Background: an optimization exercise with open tools, aiming at small area, a short achievable clock period and few clock cycles per item. Do not read the settings as production practice. RTL that was checked went through simulation tests only; none was proved equivalent to the original. The series may have gaps, and a smaller design here may also do less where the tests do not look. The RTL of runs 1 and 2 was laid out without a check of its function.

## flow/design.v in outline (module list and top-level ports)
// module chacha_block: 41 lines
// module chacha_core: 23 lines
// module mac_csa_step: 2697 lines
// module mac_csa_fold: 591 lines
// module reduce_mod_poly1305: 9 lines
// module chacha20_poly1305_core: 112 lines
module chacha20_poly1305_core(
    input  wire clk,
    input  wire reset_n,
    input  wire init,
    input  wire encdec,
    input  wire [255:0] key,
    input  wire [95:0] nonce,
    input  wire [511:0] data_in,
    output reg  ready,
    output reg  valid,
    output reg  tag_ok,
    output wire [511:0] data_out,
    output wire [127:0] tag
);
  // ...
==> flow/run.sh <==
#!/bin/bash
# synth_recipe.tcl (not shown) runs the flow's synth.tcl, then flattens the netlist and writes it again
# the make line also repeats each setting of config.mk as NAME=value (left out here)
make -C /OpenROAD-flow-scripts/flow DESIGN_CONFIG=/design/flow/config.mk WORK_HOME=/design/flow/orfs CLKGATE_MAP_FILE= SYNTH_SCRIPT=/design/flow/synth_recipe.tcl finish
==> flow/config.mk <==
export PLATFORM = sky130hd
export DESIGN_NAME = chacha20_poly1305_core
export DESIGN_NICKNAME = chacha20_poly1305_core
export VERILOG_FILES = /design/flow/design.v
export SDC_FILE = /design/flow/constraint.sdc
export NUM_CORES = 8
export LEC_CHECK = 0
export CAP_MARGIN = 35
export CORE_MARGIN = 2
export CORE_UTILIZATION = 40
export SLEW_MARGIN = 35
==> flow/constraint.sdc <==
create_clock -name core_clock -period 22.0 [get_ports {clk}]
set_input_delay 4.4000 -clock core_clock [delete_from_list [all_inputs] [get_ports {clk}]]
set_output_delay 4.4000 -clock core_clock [all_outputs]
set_load 0.01 [all_outputs]
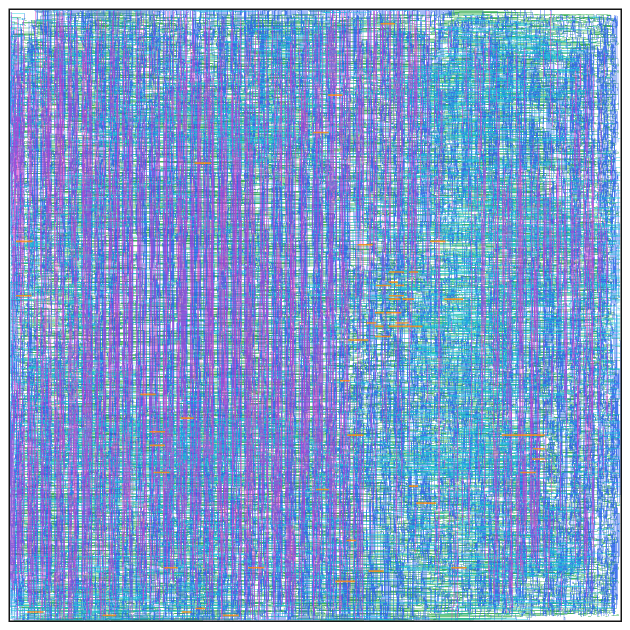
(run_1/metal_stack.png)
(1 px per um)
[met1] green | wire length: 353 mm
[met5] orange | wire length: 666 um
[met3] cyan | wire length: 135 mm
[met2] blue | wire length: 428 mm
[met4] magenta | wire length: 129 mm
Routed WL: 1,046,000 um
DR vias: 158,100
total track usage: 0.5456

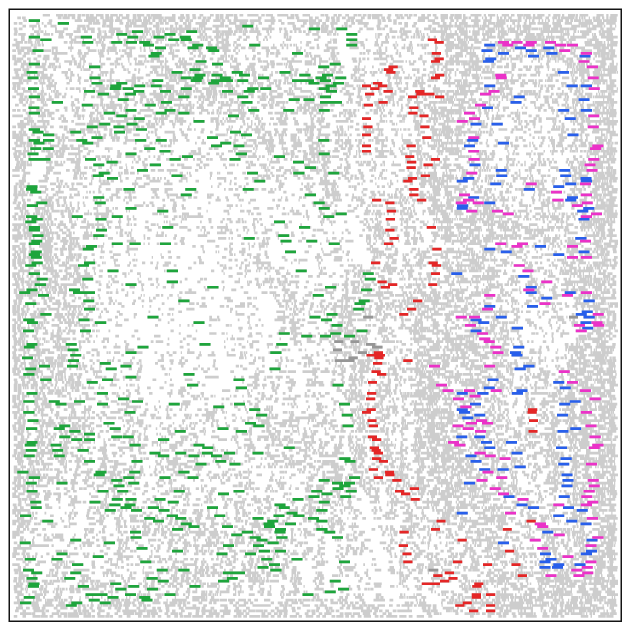
(run_1/registers.png)
(1 px per um) Other sequential cells in the stronger gray, the rest of the logic in the fainter gray.
[mc] magenta | flops: 137 | where: a vertical strip on the right
[st] green | flops: 512
[acc] red | flops: 130
[ms] blue | flops: 138 | where: a vertical strip on the right
post-layout util: 0.4797
sequential cell area share: 0.1550

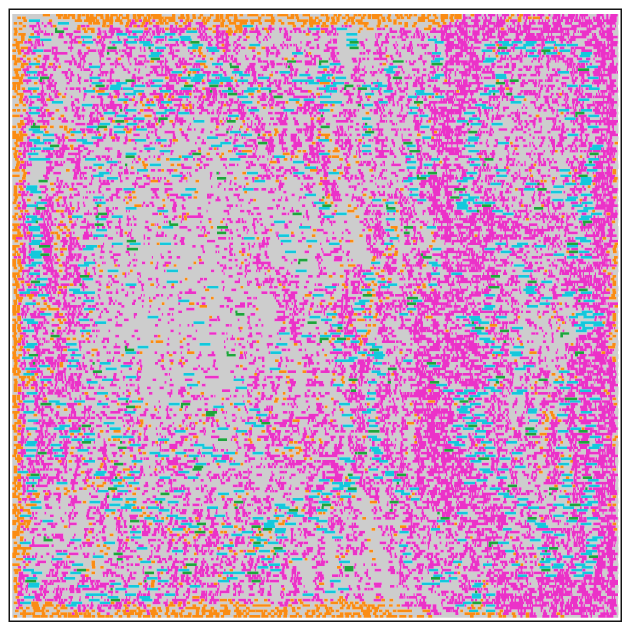
(run_1/cell_classes.png)
(1 px per um) Fill, decap, tap and diode cells in gray.
[all other logic] magenta | cells: 15,100 | share of their area: 70%
[clock drivers and dummy loads] green | cells: 268 | share of their area: 2.9%
[flip-flops] cyan | cells: 929 | share of their area: 16%
[other buffers and delay cells] orange | cells: 1,986 | share of their area: 11%

==> metrics.md, run 1 <==
| Metric | Value |
|---|---|
| Number of distinct library cells after synthesis | 101 |
| Iteration-0 DRC Markers | 24,540 |
| Gpl congestion | 1.126 |
| Hold Path Depth | 2 |
| Taps Inserted | 4,816 |
| Fraction of area in multi-input gates | 0.6399 |
| Starting density of the core | 0.4022 |
| Post-synth ARST share | 0.1529 |
| Crit path time final | 10.56 ns |
| Clock buffers | 183 |
| Pin count of the biggest net entering global routing | 152 |
| Yosys reg bits | 929 |
| Area leader, netlist | edfxtp_1 |
| Sequential fraction of the synthesis area | 0.1848 |
| Largest family of logic cells by synthesized area | adder cells |
| Dpl cells | 22,820 |
| Data required, critical path | 22.69 ns |
| Critical path peak fanout | 5 |
| Final Skew | 0.06093 ns |
| Dpl hpwl | 856,000 um |
| CTS tree | yes |
| Fillers | 35,950 |
| IO buf count | 1,509 |
| Status | finished clean |
| Worst Path Buf+Inv | 0 |
| Min-Delay Path Class | reg -> reg |
| FP Rows | 222 |
| Largest class | multi-input combinational cells |
| Max FFs per register | 512 |
| Crit path arrival time | 11.24 ns |
| Syn nets | 20,080 |
| FMAX | 0.09473 GHz |
| Crit path max-delay family | compound AO/OA/AOI/OAI gates |
| Max_cap viols | 0 |
| H-tree Lvls | 4 |
| Final hold violations | 0 |
| Post-CTS Setup Inserts | 0 |
| First-pass GRT wire length | 1,362,000 um |
| Main synth FF type | edfxtp_1 |
| Core area | 365,800 um^2 |
| Total die area | 372,700 um^2 |
| Buffers excl. clock | 1,986 |
| Clock buf/inv share | 0.02761 |
| Adder-cell share of the synthesized area | 0.2488 |
| Ports | 1,511 |
| Synth Area per Inst | 8.675 um^2 |
| DR vias/cell | 6.745 |
| Setup_tns | 0 ns |
| Inverters | 1,408 |
| Slowest CP cell | a21oi_1 |
| Antenna-violating nets left | 0 |
| Period utilization | 0.4799 |
| Worst reg2reg setup slack | 11.44 ns |
| Horiz. Die Dim | 610.5 um |
| Vias in the first global route | 147,200 |
| RSZ-0062 raised after global routing | no |
| Max_slew headroom | 0.2113 |
| Post-route insts no fill | 23,440 |
| Worst reg2reg path depth | 27 |
| Top cells by area, synth | edfxtp_1, fa_1, ha_1 |
| Register area | 27,200 um^2 |
| Gr ovfl total | 0 |
| Mapped Cells | 16,960 |
==> run 1: logic make-up after synthesis <==
kind of cell / Yosys count
muxes: 302
and+or+nand+nor: 4495
DFF: 929
adders and majority gates: 2254
AOI/OAI and AO/OA: 4752
xor gates and xnor gates: 1889
buffers and inverters: 2337
==> run 1: layout by cell type, fill, tap and decap left out, types with 540 or more instances in the layout <==
master and n:
fa_1 1118, xor2_1 634, edfxtp_1 787, nand2_1 1308, inv_1 1403, and2_1 810
nor2_1 865, a21oi_1 1199, ha_1 1133, clkdlybuf4s50_1 1508, xnor2_1 1163, o21ai_0 1022
a21o_1 540
==> run 1: per-layer routing <==
metal	vias to the layer above	GRT usage	routed length (um)	part of all wire
li1	63230	-	-	-
met1	78500	0.6059	352900	0.34
met2	12760	0.7720	428300	0.41
met3	3530	0.2158	135300	0.13
met5	-	0.0003874	665	0.00064
met4	100	0.5638	128800	0.12
==> run 1: per-stage QoR <==
| stage | worst slack (ns) | hold slack, ns | cell area, um^2 | utilization |
|---|---|---|---|---|
| floorplan | 3.519 | 0.4645 | 147100 | - |
| detailed placement | 11.57 | 0.4797 | 169300 | 0.4627 |
| finish | 11.44 | 0.4791 | 175500 | 0.4797 |
| global placement | 11.48 | 0.4688 | 168500 | 0.4605 |
| global route | 11.42 | 0.5065 | 175000 | 0.4784 |
| CTS | 11.95 | 0.4861 | 174100 | 0.4759 |
==> run 1: Yosys cell counts (79+ instances only) <==
cell type  number
o21ai_0      1046
a211oi_1      144
mux2i_1       197
buf_4         129
edfxtp_1      787
nor2_1        889
o21a_1        146
o21bai_1      152
a21o_1        541
nand4_1       210
buf_1          79
a222oi_1      191
o211ai_1      126
o22ai_1       142
nand2_1      1319
or3_1         101
nor4_1         88
o31ai_1        96
a22oi_1       146
clkbuf_1      709
xnor2_1      1216
and2_1        810
dfrtp_1       141
and3_1        146
xor2_1        656
inv_1        1404
a21oi_1      1210
fa_1         1119
o221ai_1       81
a22o_1        123
nand3_1       257
a221oi_1       99
nor2b_1       124
ha_1         1135
nor3_1        263
nand2b_1      113
a31oi_1       114
==> run 2: changes to the inputs <==
--- a/flow/design.v
+++ b/flow/design.v
@@ -46,7 +46,8 @@
     input  wire [95:0]  nonce,
     input  wire [511:0] data_in,
-    input  wire [511:0] st,
+    input  wire [31:0]  x,
+    input  wire [3:0]   k,
     output wire [511:0] init_state,
-    output wire [511:0] ff_out
+    output wire [31:0]  y
 );
     assign init_state = {
@@ -54,14 +55,7 @@
         key, 32'h0, nonce[31:0], nonce[95:64], nonce[63:32]
     };
-    genvar i;
-    generate
-        for (i = 0; i < 16; i = i + 1) begin : g_ff
-            if (i == 12)
-                assign ff_out[511 - 32*i -: 32] = st[511 - 32*i -: 32] ^ data_in[511 - 32*i -: 32];
-            else
-                assign ff_out[511 - 32*i -: 32] =
-                    (st[511 - 32*i -: 32] + init_state[511 - 32*i -: 32]) ^ data_in[511 - 32*i -: 32];
-        end
-    endgenerate
+    wire [31:0] iw = init_state[511 - 32*k -: 32];
+    wire [31:0] dw = data_in[511 - 32*k -: 32];
+    assign y = (x + iw) ^ dw;
 endmodule
 `timescale 1ns/1ps
@@ -3356,11 +3350,52 @@
 `timescale 1ns/1ps
 module reduce_mod_poly1305(
-    input  wire [131:0] y,
+    input  wire [137:0] s,
+    input  wire [137:0] c,
     output wire [129:0] r
 );
-    wire [3:0]   e  = {y[131:130], 2'b00} + {2'b00, y[131:130]};    
-    wire [130:0] z  = {1'b0, y[129:0]} + {127'b0, e};                
-    wire [130:0] z5 = {1'b0, y[129:0]} + {127'b0, e} + 131'd5;       
-    assign r = z5[130] ? z5[129:0] : z[129:0];
+    wire [137:0] ys;
+    wire         yc;
+    bk_add #(.N(138)) u_add(.a(s), .b(c), .ci(1'b0), .s(ys), .co(yc));
+    wire [138:0] y  = {yc, ys};
+    wire [8:0]   yh = y[138:130];
+    wire [11:0]  e  = {1'b0, yh, 2'b00} + {3'b000, yh};       
+    wire [11:0]  e5 = e + 12'd5;
+    wire [12:0]  lo  = {1'b0, y[11:0]} + {1'b0, e};
+    wire [12:0]  lo5 = {1'b0, y[11:0]} + {1'b0, e5};
+    wire [117:0] hi  = y[129:12];
+    wire [117:0] inc;
+    wire         all1;
+    bk_add #(.N(118)) u_inc(.a(hi), .b(118'b0), .ci(1'b1), .s(inc), .co(all1));
+    wire over = lo5[12] & all1;                                 
+    assign r = over ? {118'b0, lo5[11:0]} : {(lo[12] ? inc : hi), lo[11:0]};
+endmodule
+module bk_add #(parameter N = 128) (
+    input  wire [N-1:0] a,
+    input  wire [N-1:0] b,
+    input  wire         ci,
+    output wire [N-1:0] s,
+    output wire         co
+);
+    reg [N-1:0] g, p, gg, pp;
+    integer d, i;
+    always @* begin
+        g = a & b;
+        p = a ^ b;
+        gg = g;
+        gg[0] = g[0] | (p[0] & ci);
+        pp = p;
+        for (d = 1; d < N; d = d * 2)
+            for (i = 2 * d - 1; i < N; i = i + 2 * d) begin
+                gg[i] = gg[i] | (pp[i] & gg[i - d]);
+                pp[i] = pp[i] & pp[i - d];
+            end
+        for (d = 64; d >= 1; d = d / 2)
+            for (i = 3 * d - 1; i < N; i = i + 2 * d) begin
+                gg[i] = gg[i] | (pp[i] & gg[i - d]);
+                pp[i] = pp[i] & pp[i - d];
+            end
+    end
+    assign s  = p ^ {gg[N-2:0], ci};
+    assign co = gg[N-1];
 endmodule
 `timescale 1ns/1ps
@@ -3381,6 +3416,5 @@
     localparam K = 8;
     localparam W = 130 + K;
-    localparam [2:0] S_IDLE = 3'd0, S_RND = 3'd1, S_FF = 3'd2, S_MUL = 3'd3,
-                     S_F1 = 3'd4, S_F2 = 3'd5, S_F3 = 3'd6, S_F4 = 3'd7;
+    localparam [2:0] S_IDLE = 3'd0, S_RND = 3'd1, S_MUL = 3'd2, S_FIN = 3'd3, S_TAG = 3'd4;
     reg [2:0]   state;
     reg [5:0]   cnt;
@@ -3389,16 +3423,25 @@
     reg         acc_cy;
     reg [W-1:0] ms, mc;
-    wire [511:0] init_state, ff_out, rnd_out;
-    chacha_core u_core(.key(key), .nonce(nonce), .data_in(data_in), .st(st),
-                       .init_state(init_state), .ff_out(ff_out));
+    wire rnd  = (state == S_RND);
+    wire mul  = (state == S_MUL);
+    wire last = rnd && (cnt == 6'd39);
+    wire [511:0] rnd_out;
     chacha_block u_blk(.ph(cnt[1:0]), .st(st), .nx(rnd_out));
-    wire [K-1:0] digit = st[127 - K*cnt[3:0] -: K];
-    wire [W-1:0] step_s, step_c, fold_s, fold_c;
+    wire [3:0]  t   = cnt[3:0];
+    wire        ring = mul && (t >= 4'd3) && (t <= 4'd14);
+    wire [3:0]  ffk = (t < 4'd3) ? (4'd13 + t) : (t - 4'd3);
+    wire [31:0] ffx = (t == 4'd0) ? st[95:64] : (t == 4'd1) ? st[63:32] :
+                      (t == 4'd2) ? st[31:0]  : st[511:480];
+    wire [511:0] init_state;
+    wire [31:0]  ffy;
+    chacha_core u_core(.key(key), .nonce(nonce), .data_in(data_in), .x(ffx), .k(ffk),
+                       .init_state(init_state), .y(ffy));
+    wire [K-1:0] digit = st[127 - K*t -: K];
+    wire [W-1:0] step_s, step_c;
     mac_csa_step u_step(.s(ms), .c(mc), .a(acc), .d(digit), .so(step_s), .co(step_c));
-    mac_csa_fold u_fold(.s(ms), .c(mc), .so(fold_s), .co(fold_c));
-    wire [131:0] ysum = ms[131:0] + mc[131:0];
     wire [129:0] red;
-    reduce_mod_poly1305 u_red(.y(ms[131:0]), .r(red));
-    wire [127:0] tag_sum = acc[127:0] + st[255:128];
+    reduce_mod_poly1305 u_red(.s(ms), .c(mc), .r(red));
+    wire [127:0] tag_sum;
+    bk_add #(.N(128)) u_tag(.a(acc[127:0]), .b(st[255:128]), .ci(1'b0), .s(tag_sum), .co());
     wire [65:0] acc_lo_sum = {1'b0, acc[64:0]} + {1'b0, data_in[64:0]};
     wire [64:0] acc_hi_sum = acc[129:65] + {2'b00, data_in[127:65]} + {64'b0, acc_cy};
@@ -3420,19 +3463,13 @@
                 end
                 S_RND: begin
-                    cnt <= cnt + 6'd1;
-                    if (cnt == 6'd39) state <= S_FF;
-                end
-                S_FF: begin
-                    cnt   <= 6'd0;
-                    state <= S_MUL;
+                    cnt <= (cnt == 6'd39) ? 6'd0 : cnt + 6'd1;
+                    if (cnt == 6'd39) state <= S_MUL;
                 end
                 S_MUL: begin
                     cnt <= cnt + 6'd1;
-                    if (cnt[3:0] == 4'd15) state <= S_F1;
+                    if (t == 4'd15) state <= S_FIN;
                 end
-                S_F1: state <= S_F2;
-                S_F2: state <= S_F3;
-                S_F3: state <= S_F4;
-                S_F4: begin
+                S_FIN: state <= S_TAG;
+                S_TAG: begin
                     state  <= S_IDLE;
                     valid  <= 1'b1;
@@ -3440,4 +3477,5 @@
                     ready  <= 1'b1;
                 end
+                default: state <= S_IDLE;
             endcase
         end
@@ -3451,26 +3489,44 @@
                 acc[64:0] <= acc_lo_sum[64:0];
                 acc_cy    <= acc_lo_sum[65];
-            end else if (state == S_RND && cnt == 6'd0) begin
+            end else if (rnd && cnt == 6'd0) begin
                 acc[129:65] <= acc_hi_sum;
-            end else if (state == S_F3) begin
+            end else if (state == S_FIN) begin
                 acc <= red;
             end
         end
     end
+    genvar i;
+    generate
+        for (i = 0; i < 16; i = i + 1) begin : g_st
+            always @(posedge clk) begin
+                if (state == S_IDLE)
+                    st[511 - 32*i -: 32] <= init_state[511 - 32*i -: 32];
+                else if (rnd) begin
+                    if (i == 12)
+                        st[511 - 32*i -: 32] <= rnd_out[511 - 32*i -: 32] ^
+                                                (data_in[511 - 32*i -: 32] & {32{last}});
+                    else
+                        st[511 - 32*i -: 32] <= rnd_out[511 - 32*i -: 32];
+                end else if (mul) begin
+                    if (i >= 13) begin
+                        if (t == i - 13) st[511 - 32*i -: 32] <= ffy;
+                    end else if (i == 11) begin
+                        if (ring) st[511 - 32*i -: 32] <= ffy;
+                    end else if (i < 11) begin
+                        if (ring) st[511 - 32*i -: 32] <= st[511 - 32*(i+1) -: 32];
+                    end
+                end
+            end
+        end
+    endgenerate
     always @(posedge clk) begin
-        case (state)
-            S_IDLE: if (init) st <= init_state;
-            S_RND:  st <= rnd_out;
-            S_FF:   st <= ff_out;
-            default: ;
-        endcase
-        case (state)
-            S_FF:  begin ms <= {W{1'b0}}; mc <= {W{1'b0}}; end
-            S_MUL: begin ms <= step_s; mc <= step_c; end
-            S_F1:  begin ms <= fold_s; mc <= fold_c; end
-            S_F2:  ms[131:0] <= ysum;
-            S_F4:  ms[127:0] <= tag_sum;
-            default: ;
-        endcase
+        if (rnd) begin
+            ms <= {W{1'b0}};
+            mc <= {W{1'b0}};
+        end else begin
+            ms <= step_s;
+            mc <= step_c;
+            if (state == S_TAG) ms[127:0] <= tag_sum;
+        end
     end
     assign data_out = st;
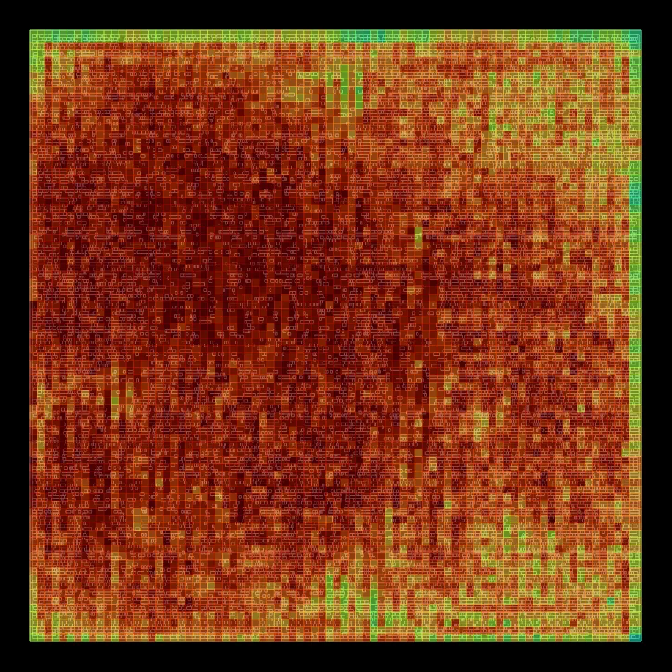
(run_2/final_congestion.png)
post-layout util: 0.4929
GR met2 Demand/Resource: 0.7900
met1 Use GR: 0.6449
met3 Use GR: 0.3358

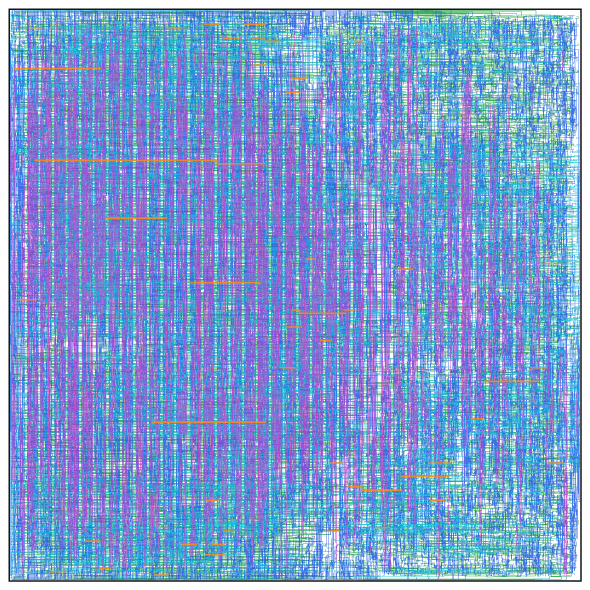
(run_2/metal_stack.png)
(1 px per um)
[met5] orange | wire length: 1,240 um
[met1] green | wire length: 328 mm
[met4] magenta | wire length: 126 mm
[met2] blue | wire length: 382 mm
[met3] cyan | wire length: 159 mm
Routed WL: 996,500 um
total track usage: 0.5972
DR vias: 142,500
WL/cell: 48.38 um

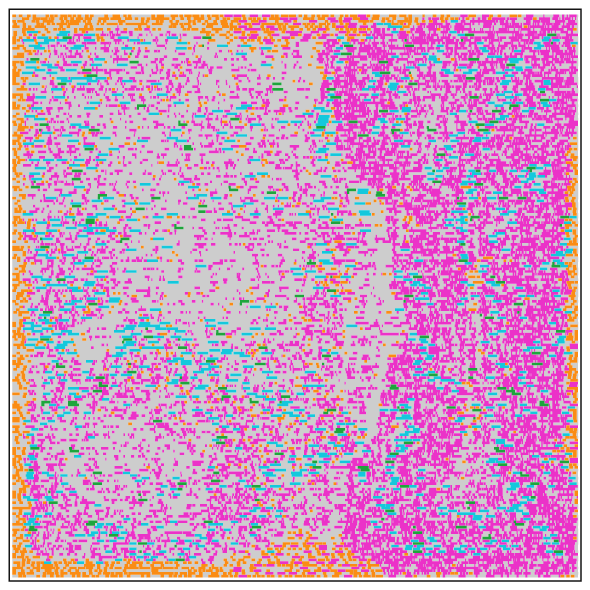
(run_2/cell_classes.png)
(1 px per um) Fill, decap, tap and diode cells in gray.
[all other logic] magenta | cells: 12,771 | share of their area: 68%
[other buffers and delay cells] orange | cells: 2,095 | share of their area: 13%
[flip-flops] cyan | cells: 929 | share of their area: 15%
[clock drivers and dummy loads] green | cells: 252 | share of their area: 3.2%

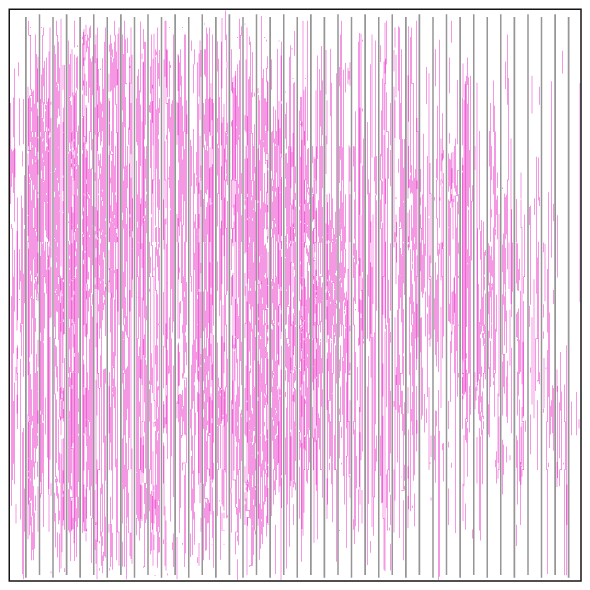
(run_2/met4.png)
(1 px per um) Supply wires on this layer in gray.
longest straight run: 347 um
nets with wire on the layer: 1,229
share of all routed wire: 13%

==> run 2 against run 1 <==
  * Still clean on timing, DRC and antenna
  * Die area is 13% lower
  * Global-route usage is 5.2 points higher
  * Wire length is 4.7% lower
  * Synthesized cell count is 14% lower
  * Critical path type unchanged
  * Critical endpoint is now st[243]
  * Highest routed layer unchanged
==> metrics.md, run 2 <==
| Metric | Value |
|---|---|
| Dpl hpwl | 806,300 um |
| First-pass GRT wire length | 1,271,000 um |
| Area leader, netlist | fa_1 |
| IO buf count | 1,509 |
| Crit path time final | 10.59 ns |
| Syn nets | 17,540 |
| CTS tree | yes |
| Most frequent cells in the layout | inv_1, clkdlybuf4s50_1, nand2_1, fa_1, a21oi_1 |
| Hold Path Depth | 1 |
| Min-Delay Path Class | reg -> reg |
| Gpl congestion | 1.180 |
| Final WS setup | 11.41 ns |
| Final slew viol count | 0 |
| Ports | 1,511 |
| Post-CTS Setup Inserts | 0 |
| Period utilization | 0.4813 |
| Number of synthesized flops with an enable pin | 352 |
| Worst reg2reg path depth | 23 |
| Core area | 318,600 um^2 |
| Top-count cell post-synth | inv_1 |
| Yosys reg bits | 929 |
| Placed cell areas | 150,800 um^2 |
| Commonest non-fill, non-tap cell in the layout | inv_1 |
| Starting density of the core | 0.4026 |
| Post-synth ARST share | 0.1529 |
| Design area | 157,000 um^2 |
| Gr ovfl total | 0 |
| Post-synth top cells | inv_1, nand2_1, fa_1 |
| Final hold violations | 0 |
| Horiz. Die Dim | 570.2 um |
| FMAX | 0.09444 GHz |
| Critical path peak fanout | 7 |
| Fillers | 30,640 |
| DR vias/cell | 6.919 |
| Status | finished clean |
| Max FFs per register | 512 |
| Worst reg2reg setup slack | 11.41 ns |
| H-tree Lvls | 4 |
| Main synth FF type | dfxtp_1 |
| Mapped Cells | 14,560 |
| Sequential fraction of the synthesis area | 0.1780 |
| Setup_tns | 0 ns |
| Pre-CTS setup slack | 11.28 ns |
| Data required, critical path | 22.72 ns |
| Number of distinct library cells after synthesis | 93 |
| Crit path arrival time | 11.31 ns |
| Pin count of the biggest net entering global routing | 131 |
[run 2: cell count changes after synthesis, moves of 161 or more]
cell      delta
a222oi_1   -183
o21ai_0    -184
edfxtp_1   -435
a21o_1     -161
xor2_1     -198
ha_1       -244
and2_1     -592
mux4_2     +207
nor2b_1    +667
xnor2_1    -771
inv_1      +293
a21oi_1    -168
dfxtp_1    +435
[run 2: routing by layer]
layer  part of all wire  global-route usage
met5             0.0012             0.01696
met4               0.13              0.6153
met3               0.16              0.3358
met2               0.38              0.7900
met1               0.33              0.6449
[run 2: final cells by class]
type,count,area [um^2],share of cell area
flip-flops and latches,929,22840,0.1455
well taps,4180,5230,0.03331
diodes,371,928.4,0.005913
clock inverters,66,798.3,0.005084
clock buffers,186,4039,0.02572
inverters,1701,6412,0.04084
repair buffers,2095,19860,0.1264
multi-input cells,11070,96920,0.6172
[run 2: logic make-up (layout without fill, tap and decap cells)]
group / Yosys count / after routing / synth area share
mux: 575 / 575 / 0.07117
flops: 929 / 929 / 0.1780
compound gates: 3640 / 3640 / 0.1821
fa+ha+maj: 2114 / 2114 / 0.2775
buf+inv: 2562 / 4048 / 0.07897
other cells: 0 / 371 / 0
simple gates: 3807 / 3807 / 0.1450
xor+xnor: 934 / 934 / 0.06721
[run 2: worst max-delay path: stages, from the launching register on]
cell and delay, ns:
edfxtp_1 0.77, ha_1 0.68, nand4_1 0.25, nor3_1 0.27
o211ai_1 0.29, a311oi_1 0.91, nor4_1 0.14, nor3b_2 0.82
xor2_1 0.41, mux2_2 0.53, inv_1 0.09, ha_1 0.32
a211oi_1 0.30, o21ai_0 0.22, buf_4 0.23, o41a_1 0.45
o21ai_0 0.63, o41ai_1 0.18, buf_4 0.19, a2111oi_0 0.39
a311o_1 1.00, mux2i_1 0.17, a211oi_1 0.89, a21o_1 0.20
[run 2: metrics by stage]
step,cells,hold slack [ns],utilization
2_1_floorplan,14560,0.4777,-
3_3_place_gp,19940,0.4933,0.4706
3_5_place_dp,19970,0.4953,0.4734
4_1_cts,20220,0.5097,0.4886
5_1_grt,20330,0.5309,0.4908
6_report,20600,0.5127,0.4929
## Run 3: large edit since run 2, in outline
flow/design.v: 3534 -> 1975 lines; modules unchanged: 1
  chacha_block: edited, 41 -> 51 lines
  ks_carry: new, 23 lines
  chacha_core: edited, 17 -> 16 lines
  mac_csa_step: edited, 2697 -> 1668 lines
  reduce_mod_poly1305: edited, 21 -> 10 lines
  mac_acc_sel: new, 7 lines
  mac_acc_add: new, 14 lines
  chacha20_poly1305_core: edited, 133 -> 152 lines
  removed: mac_csa_fold
==> module reduce_mod_poly1305 as of run 3 <==
module reduce_mod_poly1305(
    input  wire [137:0] s,
    input  wire [137:0] c,
    output wire [138:0] v
);
    wire [137:0] vs;
    wire         vc;
    bk_add #(.N(138)) u_add(.a(s), .b(c), .ci(1'b0), .s(vs), .co(vc));
    assign v = {vc, vs};
endmodule
==> module chacha_block as of run 3 <==
module chacha_block(
    input  wire [1:0]   ph,
    input  wire [511:0] st,
    output wire [511:0] nx
);
    function [31:0] rotl16(input [31:0] x); rotl16 = {x[15:0], x[31:16]}; endfunction
    function [31:0] rotl12(input [31:0] x); rotl12 = {x[19:0], x[31:20]}; endfunction
    function [31:0] rotl8 (input [31:0] x); rotl8  = {x[23:0], x[31:24]}; endfunction
    function [31:0] rotl7 (input [31:0] x); rotl7  = {x[24:0], x[31:25]}; endfunction
    wire [31:0] a [0:3];
    wire [31:0] b [0:3];
    wire [31:0] c [0:3];
    wire [31:0] d [0:3];
    wire [31:0] a1 [0:3];
    wire [31:0] d1 [0:3];
    wire [31:0] c1 [0:3];
    wire [31:0] u  [0:3];
    wire [31:0] p1 [0:3];
    wire [31:0] k1 [0:3];
    wire [31:0] t1 [0:3];
    wire [31:0] p2 [0:3];
    wire [31:0] k2 [0:3];
    genvar j;
    generate
        for (j = 0; j < 4; j = j + 1) begin : g_unit
            assign a[j] = st[511 - 32*j      -: 32];
            assign b[j] = st[511 - 32*(4+j)  -: 32];
            assign c[j] = st[511 - 32*(8+j)  -: 32];
            assign d[j] = st[511 - 32*(12+j) -: 32];
            ks_carry u_k1(.a(a[j]), .b(b[j]), .c(k1[j]));
            assign p1[j] = a[j] ^ b[j];
            assign a1[j] = p1[j] ^ k1[j];
            assign t1[j] = (d[j] ^ p1[j]) ^ k1[j];
            assign d1[j] = ph[0] ? rotl8(t1[j]) : rotl16(t1[j]);
            ks_carry u_k2(.a(c[j]), .b(d1[j]), .c(k2[j]));
            assign p2[j] = c[j] ^ d1[j];
            assign c1[j] = p2[j] ^ k2[j];
            assign u[j]  = (b[j] ^ p2[j]) ^ k2[j];
        end
        for (j = 0; j < 4; j = j + 1) begin : g_wb
            assign nx[511 - 32*j -: 32] = a1[j];
            assign nx[511 - 32*(4+j) -: 32] =
                (ph == 2'd0 || ph == 2'd2) ? rotl12(u[j]) :
                (ph == 2'd1) ? rotl7(u[(j+1)%4]) : rotl7(u[(j+3)%4]);
            assign nx[511 - 32*(8+j) -: 32] = ph[0] ? c1[(j+2)%4] : c1[j];
            assign nx[511 - 32*(12+j) -: 32] =
                (ph == 2'd0 || ph == 2'd2) ? d1[j] :
                (ph == 2'd1) ? d1[(j+3)%4] : d1[(j+1)%4];
        end
    endgenerate
endmodule
==> module mac_acc_add as of run 3 <==
module mac_acc_add(
    input  wire [138:0] v,
    input  wire         sel,
    input  wire [127:0] x,
    output wire [129:0] sum
);
    wire [8:0]  vh  = v[138:130];
    wire [11:0] fix = {1'b0, vh, 2'b00} + {3'b000, vh} + {9'b0, sel, 1'b0, sel};    
    wire [129:0] r2 = {2'b00, x};
    wire [129:0] r3 = {118'b0, fix};
    wire [129:0] t1 = v[129:0] ^ r2 ^ r3;
    wire [129:0] t2 = {(v[128:0] & r2[128:0]) | (v[128:0] & r3[128:0]) | (r2[128:0] & r3[128:0]), 1'b0};
    bk_add #(.N(130)) u_add(.a(t1), .b(t2), .ci(1'b0), .s(sum), .co());
endmodule
==> module chacha_core as of run 3 <==
module chacha_core(
    input  wire [255:0] key,
    input  wire [95:0]  nonce,
    input  wire [511:0] data_in,
    input  wire [3:0]   k,
    output wire [511:0] init_state,
    output wire [31:0]  iw,
    output wire [31:0]  dw
);
    assign init_state = {
        32'h61707865, 32'h3320646e, 32'h79622d32, 32'h6b206574,
        key, 32'h0, nonce[31:0], nonce[95:64], nonce[63:32]
    };
    assign iw = init_state[511 - 32*k -: 32];
    assign dw = data_in[511 - 32*k -: 32];
endmodule
==> module mac_acc_sel as of run 3 <==
module mac_acc_sel(
    input  wire [138:0] v,
    output wire         sel
);
    wire [11:0] thr = 12'd4091 - ({1'b0, v[138:130], 2'b00} + {3'b000, v[138:130]});    
    assign sel = (&v[129:12]) & (v[11:0] >= thr);
endmodule
==> module ks_carry as of run 3 <==
module ks_carry(
    input  wire [31:0] a,
    input  wire [31:0] b,
    output wire [31:0] c
);
    reg [31:0] g, p, gn, pn;
    integer d, i;
    always @* begin
        g = a & b;
        p = a ^ b;
        for (d = 1; d < 32; d = d * 2) begin
            gn = g;
            pn = p;
            for (i = d; i < 32; i = i + 1) begin
                gn[i] = g[i] | (p[i] & g[i - d]);
                pn[i] = p[i] & p[i - d];
            end
            g = gn;
            p = pn;
        end
    end
    assign c = {g[30:0], 1'b0};
endmodule
==> module chacha20_poly1305_core as of run 3 <==
module chacha20_poly1305_core(
    input  wire clk,
    input  wire reset_n,
    input  wire init,
    input  wire encdec,
    input  wire [255:0] key,
    input  wire [95:0] nonce,
    input  wire [511:0] data_in,
    output reg  ready,
    output reg  valid,
    output reg  tag_ok,
    output wire [511:0] data_out,
    output wire [127:0] tag
);
    localparam K = 8;
    localparam W = 130 + K;
    localparam [2:0] S_IDLE = 3'd0, S_RND = 3'd1, S_MUL = 3'd2, S_FIN = 3'd3, S_TAG = 3'd4,
                     S_TAG2 = 3'd5;
    reg [2:0]   state;
    reg [5:0]   cnt;
    reg [511:0] st;
    reg [138:0] acc;
    reg [W-1:0] ms, mc;
    reg [131:0] a3;                  
    reg [31:0]  ffi, ffd;
    reg         selr;
    wire idle = (state == S_IDLE);
    wire rnd  = (state == S_RND);
    wire mul  = (state == S_MUL);
    wire last = rnd && (cnt == 6'd39);
    wire [511:0] rnd_out;
    chacha_block u_blk(.ph(cnt[1:0]), .st(st), .nx(rnd_out));
    wire [3:0]  t    = cnt[3:0];
    wire        ring = mul && (t >= 4'd3) && (t <= 4'd14);
    wire [3:0]  knext = !mul ? 4'd13 : (t == 4'd0) ? 4'd14 : (t == 4'd1) ? 4'd15 : (t - 4'd2);
    wire [31:0] ffx = (t == 4'd0) ? st[95:64] : (t == 4'd1) ? st[63:32] :
                      (t == 4'd2) ? st[31:0]  : st[511:480];
    wire [31:0] ffy = (ffx + ffi) ^ ffd;
    wire [511:0] init_state;
    wire [31:0]  iw, dw;
    chacha_core u_core(.key(key), .nonce(nonce), .data_in(data_in), .k(knext),
                       .init_state(init_state), .iw(iw), .dw(dw));
    wire [K-1:0] digit = st[127 - K*t -: K];
    wire [W-1:0] step_s, step_c;
    mac_csa_step u_step(.s(ms), .c(mc), .a(acc[129:0]), .a3(a3), .d(digit), .so(step_s), .co(step_c));
    wire [138:0] fold_v;
    reduce_mod_poly1305 u_red(.s(ms), .c(mc), .v(fold_v));
    wire tagc = (state == S_TAG) || (state == S_TAG2);
    wire sel_now;
    mac_acc_sel u_asel(.v(acc), .sel(sel_now));
    wire [129:0] acc_sum;
    mac_acc_add u_aadd(.v(acc), .sel(selr & (state != S_TAG)), .x(tagc ? st[255:128] : mc[127:0]),
                       .sum(acc_sum));
    always @(posedge clk or negedge reset_n) begin
        if (!reset_n) begin
            state  <= S_IDLE;
            cnt    <= 6'd0;
            ready  <= 1'b1;
            valid  <= 1'b0;
            tag_ok <= 1'b0;
        end else begin
            valid  <= 1'b0;
            tag_ok <= 1'b0;
            case (state)
                S_IDLE: if (init) begin
                    state <= S_RND;
                    cnt   <= 6'd0;
                    ready <= 1'b0;
                end
                S_RND: begin
                    cnt <= (cnt == 6'd39) ? 6'd0 : cnt + 6'd1;
                    if (cnt == 6'd39) state <= S_MUL;
                end
                S_MUL: begin
                    cnt <= cnt + 6'd1;
                    if (t == 4'd15) state <= S_FIN;
                end
                S_FIN: state <= S_TAG;
                S_TAG: begin
                    if (sel_now)
                        state <= S_TAG2;
                    else begin
                        state  <= S_IDLE;
                        valid  <= 1'b1;
                        tag_ok <= 1'b1;
                        ready  <= 1'b1;
                    end
                end
                S_TAG2: begin
                    state  <= S_IDLE;
                    valid  <= 1'b1;
                    tag_ok <= 1'b1;
                    ready  <= 1'b1;
                end
                default: state <= S_IDLE;
            endcase
        end
    end
    always @(posedge clk or negedge reset_n) begin
        if (!reset_n)
            selr <= 1'b0;
        else if (state == S_TAG)
            selr <= sel_now;
    end
    always @(posedge clk or negedge reset_n) begin
        if (!reset_n)
            acc <= 139'b0;
        else if (rnd && cnt == 6'd0)
            acc <= {9'b0, acc_sum};
        else if (state == S_FIN)
            acc <= fold_v;
    end
    genvar i;
    generate
        for (i = 0; i < 16; i = i + 1) begin : g_st
            wire [31:0] cur = st[511 - 32*i -: 32];
            wire [31:0] r   = (i == 12) ? (rnd_out[511 - 32*i -: 32] ^ (data_in[511 - 32*i -: 32] & {32{last}}))
                                        : rnd_out[511 - 32*i -: 32];
            wire        ld  = (i >= 13) ? (mul && t == i - 13) : (i == 11) ? ring : 1'b0;
            wire        sh  = (i < 11) ? ring : 1'b0;
            wire [31:0] src = (i < 11) ? st[511 - 32*((i+1)%16) -: 32] : ffy;
            wire        hold = !(rnd || idle || ld || sh);
            always @(posedge clk)
                st[511 - 32*i -: 32] <= ({32{rnd}} & r) | ({32{idle}} & init_state[511 - 32*i -: 32]) |
                                        ({32{ld || sh}} & src) | ({32{hold}} & cur);
        end
    endgenerate
    always @(posedge clk)
        if (rnd && cnt == 6'd2) a3 <= fold_v[131:0];
    always @(posedge clk) begin
        ffi <= iw;
        ffd <= dw;
    end
    always @(posedge clk) begin
        if (rnd && cnt == 6'd1) begin
            ms <= {{(W-130){1'b0}}, acc[129:0]};
            mc <= {{(W-131){1'b0}}, acc[129:0], 1'b0};
        end else if (rnd) begin
            ms <= {W{1'b0}};
            mc <= {W{1'b0}};
        end else if (idle) begin
            ms <= step_s;
            mc <= {{(W-128){1'b0}}, data_in[127:0]};
        end else begin
            ms <= step_s;
            mc <= step_c;
            if (tagc) ms[127:0] <= acc_sum[127:0];
        end
    end
    assign data_out = st;
    assign tag = ms[127:0];
endmodule
==> flow/flow/run.sh (new file) <==
#!/bin/bash
# Layout flow: the standard ORFS flow (standard.sh) with these changes:
#  - synthesis: the standard synthesis script, except that Yosys's quick ABC
#    pass before full-adder extraction is skipped (synth -noabc for the fine
#    stage), so that extract_fa finds the carry-save adders' full adders
#    without inverters between them; the registers keep the standard
#    synthesis's names and cell types (rename_regs.py checks both and renames
#    the flip-flops to the standard names, which the standard synthesis run
#    first provides);
#  - timing repair aims for extra setup slack (SETUP_SLACK_MARGIN), so that the
#    layout reaches a shorter clock period than the constraint's;
#  - the buffers that buffer_ports puts on every input and output port are
#    buf_2 cells instead of the tool's default choice (a 10 um2 delay buffer).
# Logs: std_synth.log (standard synthesis), own_synth.log and standard_flow.log
# (make output); each ORFS step's own log is under orfs/logs/.
set -euo pipefail
MARGIN=15
TARGET=${OWN_FLOW_TARGET:-finish}
R=orfs/results/$FLOW_PLATFORM/chacha20_poly1305_core/base
export OWN_FLOW_DIR=$PWD/flow
export OWN_STD_NETLIST=$PWD/std_1_2_yosys.v
ARGS=("SYNTH_SCRIPT=$PWD/flow/synth_noabc.tcl" "SETUP_SLACK_MARGIN=$MARGIN"
      "BUFFER_PORTS_ARGS=-buffer_cell sky130_fd_sc_hd__buf_2")

# 1. the standard synthesis, for the register names
bash standard.sh synth > std_synth.log 2>&1
cp "$R/1_2_yosys.v" "$OWN_STD_NETLIST"
rm -f "$R/1_2_yosys.v" "$R/1_2_yosys.sdc" "$R/1_synth.odb" "$R/1_synth.sdc"

# 2. own synthesis, then the rest of the flow
bash standard.sh "${ARGS[@]}" synth > own_synth.log 2>&1
bash standard.sh "${ARGS[@]}" "$TARGET" > standard_flow.log 2>&1
tail -n 40 standard_flow.log
==> flow/flow/rename_regs.py (new file) <==
#!/usr/bin/env python3
"""rename_regs.py STD_NETLIST NETLIST

Renames the flip-flop instances of NETLIST (in place) to the names that the
standard synthesis (STD_NETLIST) gives the same registers.  Both netlists name
a register bit as <register name>$_<Yosys flip-flop type>_; the register name
part must match one to one, and so must each register's cell type."""
import re
import sys

FF = re.compile(r'^(\s*)(sky130_fd_sc_hd__(?:dfxtp|dfrtp|dfstp|dfrbp|dfbbp|dfbbn|dfsbp|dfxbp|edfxtp|edfxbp|dfrtn|sdf\w*|sedf\w*|dlx\w*|dlr\w*)_\d+)\s+(\S+)(\s*\()', re.M)


def base(name):
    i = name.find('$_')
    return name[:i] if i >= 0 else name


def regs(text):
    out = {}
    for m in FF.finditer(text):
        b = base(m.group(3))
        if b in out:
            sys.exit(f"rename_regs: two registers named {b}")
        out[b] = (m.group(2), m.group(3))
    return out


std = regs(open(sys.argv[1]).read())
text = open(sys.argv[2]).read()
own = regs(text)
if set(std) != set(own):
    sys.exit(f"rename_regs: register sets differ: {sorted(set(std) ^ set(own))[:10]}")
for b, (cell, name) in own.items():
    if std[b][0] != cell:
        sys.exit(f"rename_regs: {b} is {cell} here but {std[b][0]} in the standard synthesis")


def sub(m):
    return f"{m.group(1)}{m.group(2)} {std[base(m.group(3))][1]}{m.group(4)}"


text = FF.sub(sub, text)
open(sys.argv[2], 'w').write(text)
changed = sum(1 for b in own if own[b][1] != std[b][1])
print(f"rename_regs: {len(own)} registers, {changed} renamed")
==> flow/flow/synth_noabc.tcl (new file) <==
proc synth {args} { if {[lsearch -exact $args "fine:"] >= 0} { yosys synth -nofsm -noshare -noabc {*}$args } else { yosys synth -nofsm -noshare {*}$args } }
source $::env(SCRIPTS_DIR)/synth.tcl
# left out here: clear keep_hierarchy, flatten, clean up, hide names made inside functions, write 1_2_yosys.v
# Give each register the name the standard synthesis gives it (the names carry
# Yosys's internal flip-flop type, whose polarity letters can differ here).
exec python3 $::env(OWN_FLOW_DIR)/rename_regs.py $::env(OWN_STD_NETLIST) $::env(RESULTS_DIR)/1_2_yosys.v
==> flow/standard.sh (new file) <==
#!/bin/bash
# synth_recipe.tcl (not shown) runs the flow's synth.tcl, then flattens the netlist and writes it again
# the make line also repeats each setting of config.mk as NAME=value (left out here)
make -C /OpenROAD-flow-scripts/flow DESIGN_CONFIG=/design/flow/config.mk WORK_HOME=/design/flow/orfs CLKGATE_MAP_FILE= SYNTH_SCRIPT=/design/flow/synth_recipe.tcl "${@:-finish}"
removed: flow/run.sh
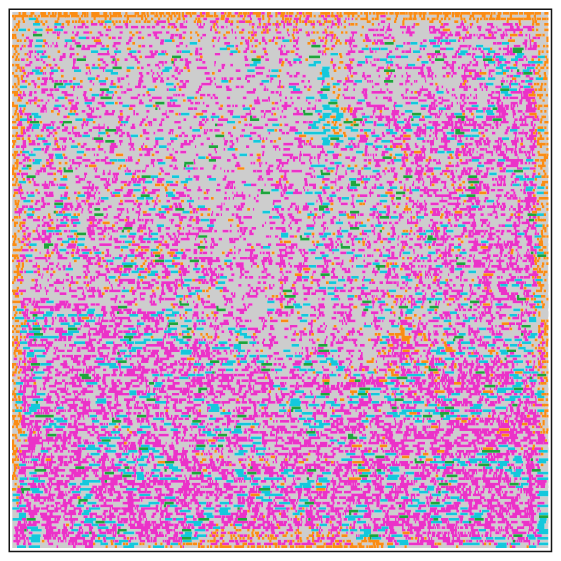
(run_3/cell_classes.png)
(1 px per um) Fill, decap, tap and diode cells in gray.
[all other logic] magenta | cells: 10,693 | share of their area: 67%
[flip-flops] cyan | cells: 1,134 | share of their area: 19%
[other buffers and delay cells] orange | cells: 2,258 | share of their area: 11%
[clock drivers and dummy loads] green | cells: 282 | share of their area: 3.9%

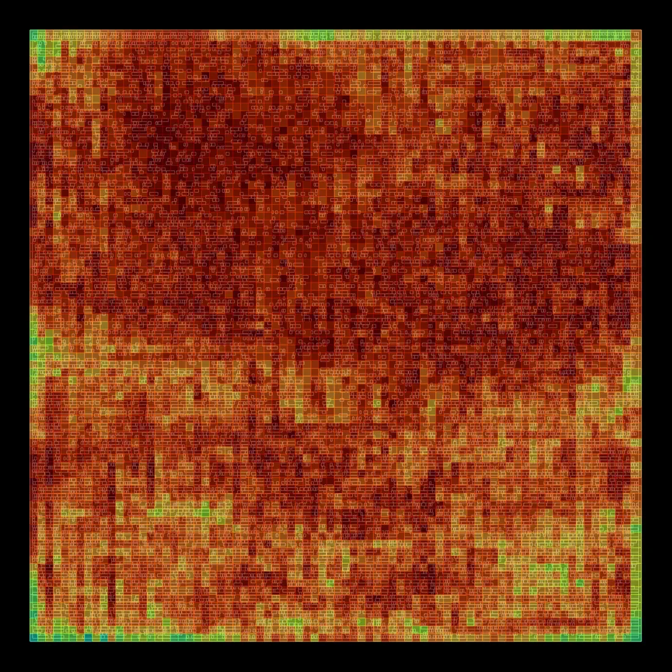
(run_3/final_congestion.png)
met1 Use GR: 0.7383
WL/cell: 53.24 um
total track usage: 0.6511
post-layout util: 0.4875
GR met2 Demand/Resource: 0.7663

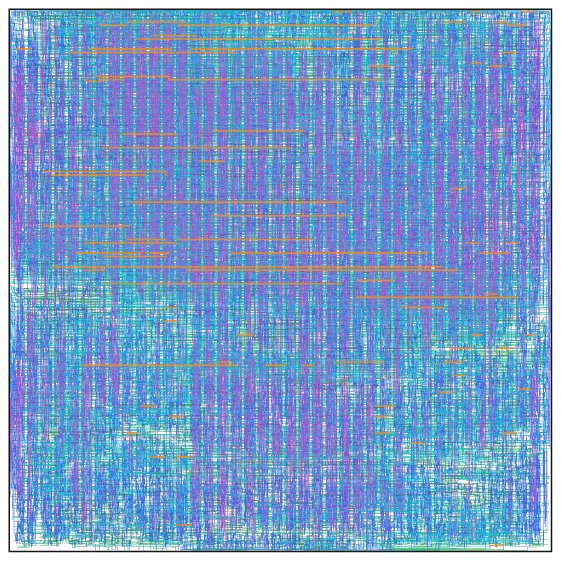
(run_3/metal_stack.png)
(1 px per um)
[met3] cyan | wire length: 195 mm
[met1] green | wire length: 344 mm
[met2] blue | wire length: 343 mm
[met4] magenta | wire length: 115 mm
[met5] orange | wire length: 4,940 um

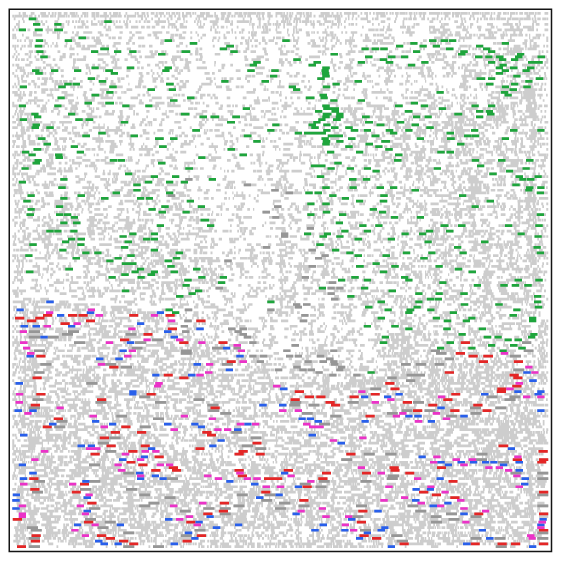
(run_3/registers.png)
(1 px per um) Other sequential cells in the stronger gray, the rest of the logic in the fainter gray.
[st] green | flops: 512
[ms] blue | flops: 138
[mc] magenta | flops: 137
[acc] red | flops: 139
not colored: 208

==> run 3 against run 2 <==
  * Now fails the layout checks on antenna violations
  * Utilization down 0.54 points
  * Non-clock buffer count up 163
  * Wire length increased by 0.47%
  * Register-to-register slack better by 3.2 ns
  * First-iteration DRC count grew 39%
  * Synthesized cell count down 11%
  * Flip-flop and latch count up 205
  * Die area decreased by 10%
  * Critical path depth is 3 lower
  * Clock-buffer cell count rose by 41
  * Clock skew shrank 0.017 ns
==> metrics.md, run 3 <==
| Metric | Value |
|---|---|
| Worst reg2reg setup slack | 14.60 ns |
| Total clock buffers created by CTS | 157 |
| Final setup viols | 0 |
| Final Skew | 0.05258 ns |
| Antenna-violating nets left | 1 |
| Post-route insts no fill | 18,810 |
| Period utilization | 0.3362 |
| Syn nets | 15,330 |
| Critical path peak fanout | 5 |
| Worst reg2reg path depth | 20 |
| Max_slew headroom | 0.1684 |
| Post-synth ARST share | 0.1332 |
| FMAX | 0.1352 GHz |
| Max_cap viols | 0 |
| Number of synthesized flops with an enable pin | 132 |
| Gr ovfl total | 0 |
| Area leader, netlist | dfxtp_1 |
| Layout cells sized above 1 | 0.2380 |
| Worst slew pin tran | 1.238 ns |
| Pre-CTS setup slack | 12.67 ns |
| Final hold violations | 0 |
| DR vias | 144,400 |
| Dpl hpwl | 793,700 um |
| CTS Sinks | 1,134 |
| Starting density of the core | 0.4012 |
| Final slew viol count | 0 |
| Post-synth top cells | nand2_1, o21ai_0, dfxtp_1 |
| IO buf count | 1,509 |
| Initial antenna violation count | 395 |
| Yosys reg bits | 1,134 |
| Mapped cell area | 115,200 um^2 |
| Status | failed layout checks |
| Core area | 287,200 um^2 |
| Mapped Cells | 12,990 |
| Area grow syn2layout | 21.51% |
| Min-Delay Path Class | reg -> reg |
| Hold Path Depth | 2 |
| Post-synth top area share | 0.1479 |
| Critical path type | reg -> reg |
| Routed WL | 1,001,000 um |
| Crit path arrival time | 8.16 ns |
| 1st-pass router iterations | 22 |
| Top cells by area, synth | dfxtp_1, fa_1, ha_1 |
| Commonest non-fill, non-tap cell in the layout | buf_2 |
| Setup_tns | 0 ns |
| Main synth FF type | dfxtp_1 |
| Hold WS | 0.5028 ns |
| RSZ-0062 raised after global routing | yes |
| Crit. End Element | flip-flop |
| H-tree Lvls | 4 |
| Top-count cell post-synth | nand2_1 |
| Startpoint types | flip-flop |
| Final WS setup | 14.60 ns |
| Worst skew pair latency | 0.97 ns |
| Die Height | 540.7 um |
| Data required, critical path | 22.76 ns |
| Number of distinct library cells after synthesis | 112 |
| Sequential fraction of the synthesis area | 0.2151 |
| Gpl congestion | 1.265 |
| Max FFs per register | 512 |
| CTS tree | yes |
| Dpl cells | 17,720 |
| Most frequent cells in the layout | buf_2, nand2_1, o21ai_0, dfxtp_1, mux2i_1 |
| Vias in the first global route | 120,600 |
| Nets | 16,590 |
| DR vias/cell | 7.680 |
| FP Rows | 197 |
| Ports | 1,511 |
| Crit path time final | 7.396 ns |
| SO Faults | antenna violations |
| Remaining DRCs | 0 |
| Horiz. Die Dim | 540.7 um |
| Yosys warnings | 5 |
| Clk slew on worst S/H paths | 0.07 ns |
| Synth Area per Inst | 8.871 um^2 |
| Iteration-0 DRC Markers | 33,210 |
| Clk buf depth | 4 |
| Pin count of the biggest net entering global routing | 133 |
| Total die area | 292,300 um^2 |
| First-pass GRT wire length | 1,252,000 um |
| CTS Root Cell | clkbuf_16 |
Testbench counts for the RTL of run 3, summed over its fixed seeds: cycles 15,112, items 256.
-- run 3: critical path: stages (launching register included) --
cell	delay [ns]
dfxtp_2	0.47
ha_1	0.34
fa_1	0.43
a21o_1	0.21
and3_1	0.21
o21ai_0	0.29
o21bai_1	0.12
xnor2_1	0.45
xor2_1	0.17
a21oi_1	0.59
inv_1	0.39
ha_1	0.51
and4_1	0.24
and2_1	0.18
nand4_1	0.21
a211oi_4	0.39
nor3_1	0.15
xnor2_2	0.74
xor2_2	0.23
mux2i_1	0.13
o211ai_1	0.71
-- run 3: stage by stage --
step / cell area, um^2
after floorplan: 115200
after global placement: 127500
after detailed placement: 128300
after CTS: 136400
after global routing: 139200
final: 140000
-- run 3: what timing repair did --
action,CTS,global route
hold buffers,0,0
pin swaps,61,82
cloned,6,2
setup buffers,80,57
resized for setup,376,256
endpoints found under the setup margin,594,344
-- run 3: logic make-up (layout without fill, tap and decap cells) --
kind of cell             after synthesis  in the layout  share of synthesized area
XOR/XNOR                             749            749                    0.06181
other                                  0            657                          0
AO/OA/AOI/OAI                       4199           4199                     0.2453
adder cells (fa/ha/maj)             1475           1475                     0.2103
multiplexers                        1071           1071                     0.1032
buffers and inverters               1383           2761                    0.05274
flip-flops                          1134           1134                     0.2151
AND/OR/NAND/NOR                     2975           2978                     0.1116
-- run 3: layout make-up --
type | instances | area [um^2]
Sequential cell | 1134 | 24880
Fill cell | 28030 | 147200
Clock inverter | 55 | 609.3
Clock buffer | 227 | 4579
Tap cell | 3781 | 4731
Antenna cell | 657 | 1644
Inverter | 221 | 878.3
Timing Repair Buffer | 2258 | 14300
Multi-Input combinational cell | 10470 | 88360
-- run 3: routing by layer --
layer	share of wire	global-route usage
met5	0.0049	0.1473
met2	0.34	0.7663
met4	0.11	0.5827
met3	0.20	0.4697
met1	0.34	0.7383

==> port drivers added, routing unchanged <==
The flow's constraints put no driver on any port. The routed layouts listed below were extracted and timed again, unchanged, in two steps. Step 1 (the two cells are an assumption about what drives the block):
set clk [get_ports {clk}]
set_driving_cell -lib_cell sky130_fd_sc_hd__clkbuf_16 $clk
set_driving_cell -lib_cell sky130_fd_sc_hd__buf_2 [delete_from_list [all_inputs] $clk]
Step 2 times the ports against the registers' clock, not the clock port: input delays grow and output delays shrink by t, the midpoint of the rising clock arrivals with the driver on. a / b / c = ideal ports / drivers / drivers and shift; a / b = the first two.
run	t, ns	setup WS [ns]	hold slack, ns	worst setup path after step 2	clock arrival spread, ns
run 1	1.102	11.443 / 11.443 / 11.025	0.479 / 0.479 / 0.479	input to register	0.064 / 0.064
run 2	1.029	11.411 / 11.411 / 10.804	0.513 / 0.513 / 0.513	input to register	0.070 / 0.070
run 3	1.078	14.604 / 14.604 / 14.604	0.503 / 0.503 / 0.503	register to register	0.054 / 0.054
The setup slack of run 2, which loses most, moves by 0.000 ns with the drivers and by -0.607 ns with both steps.
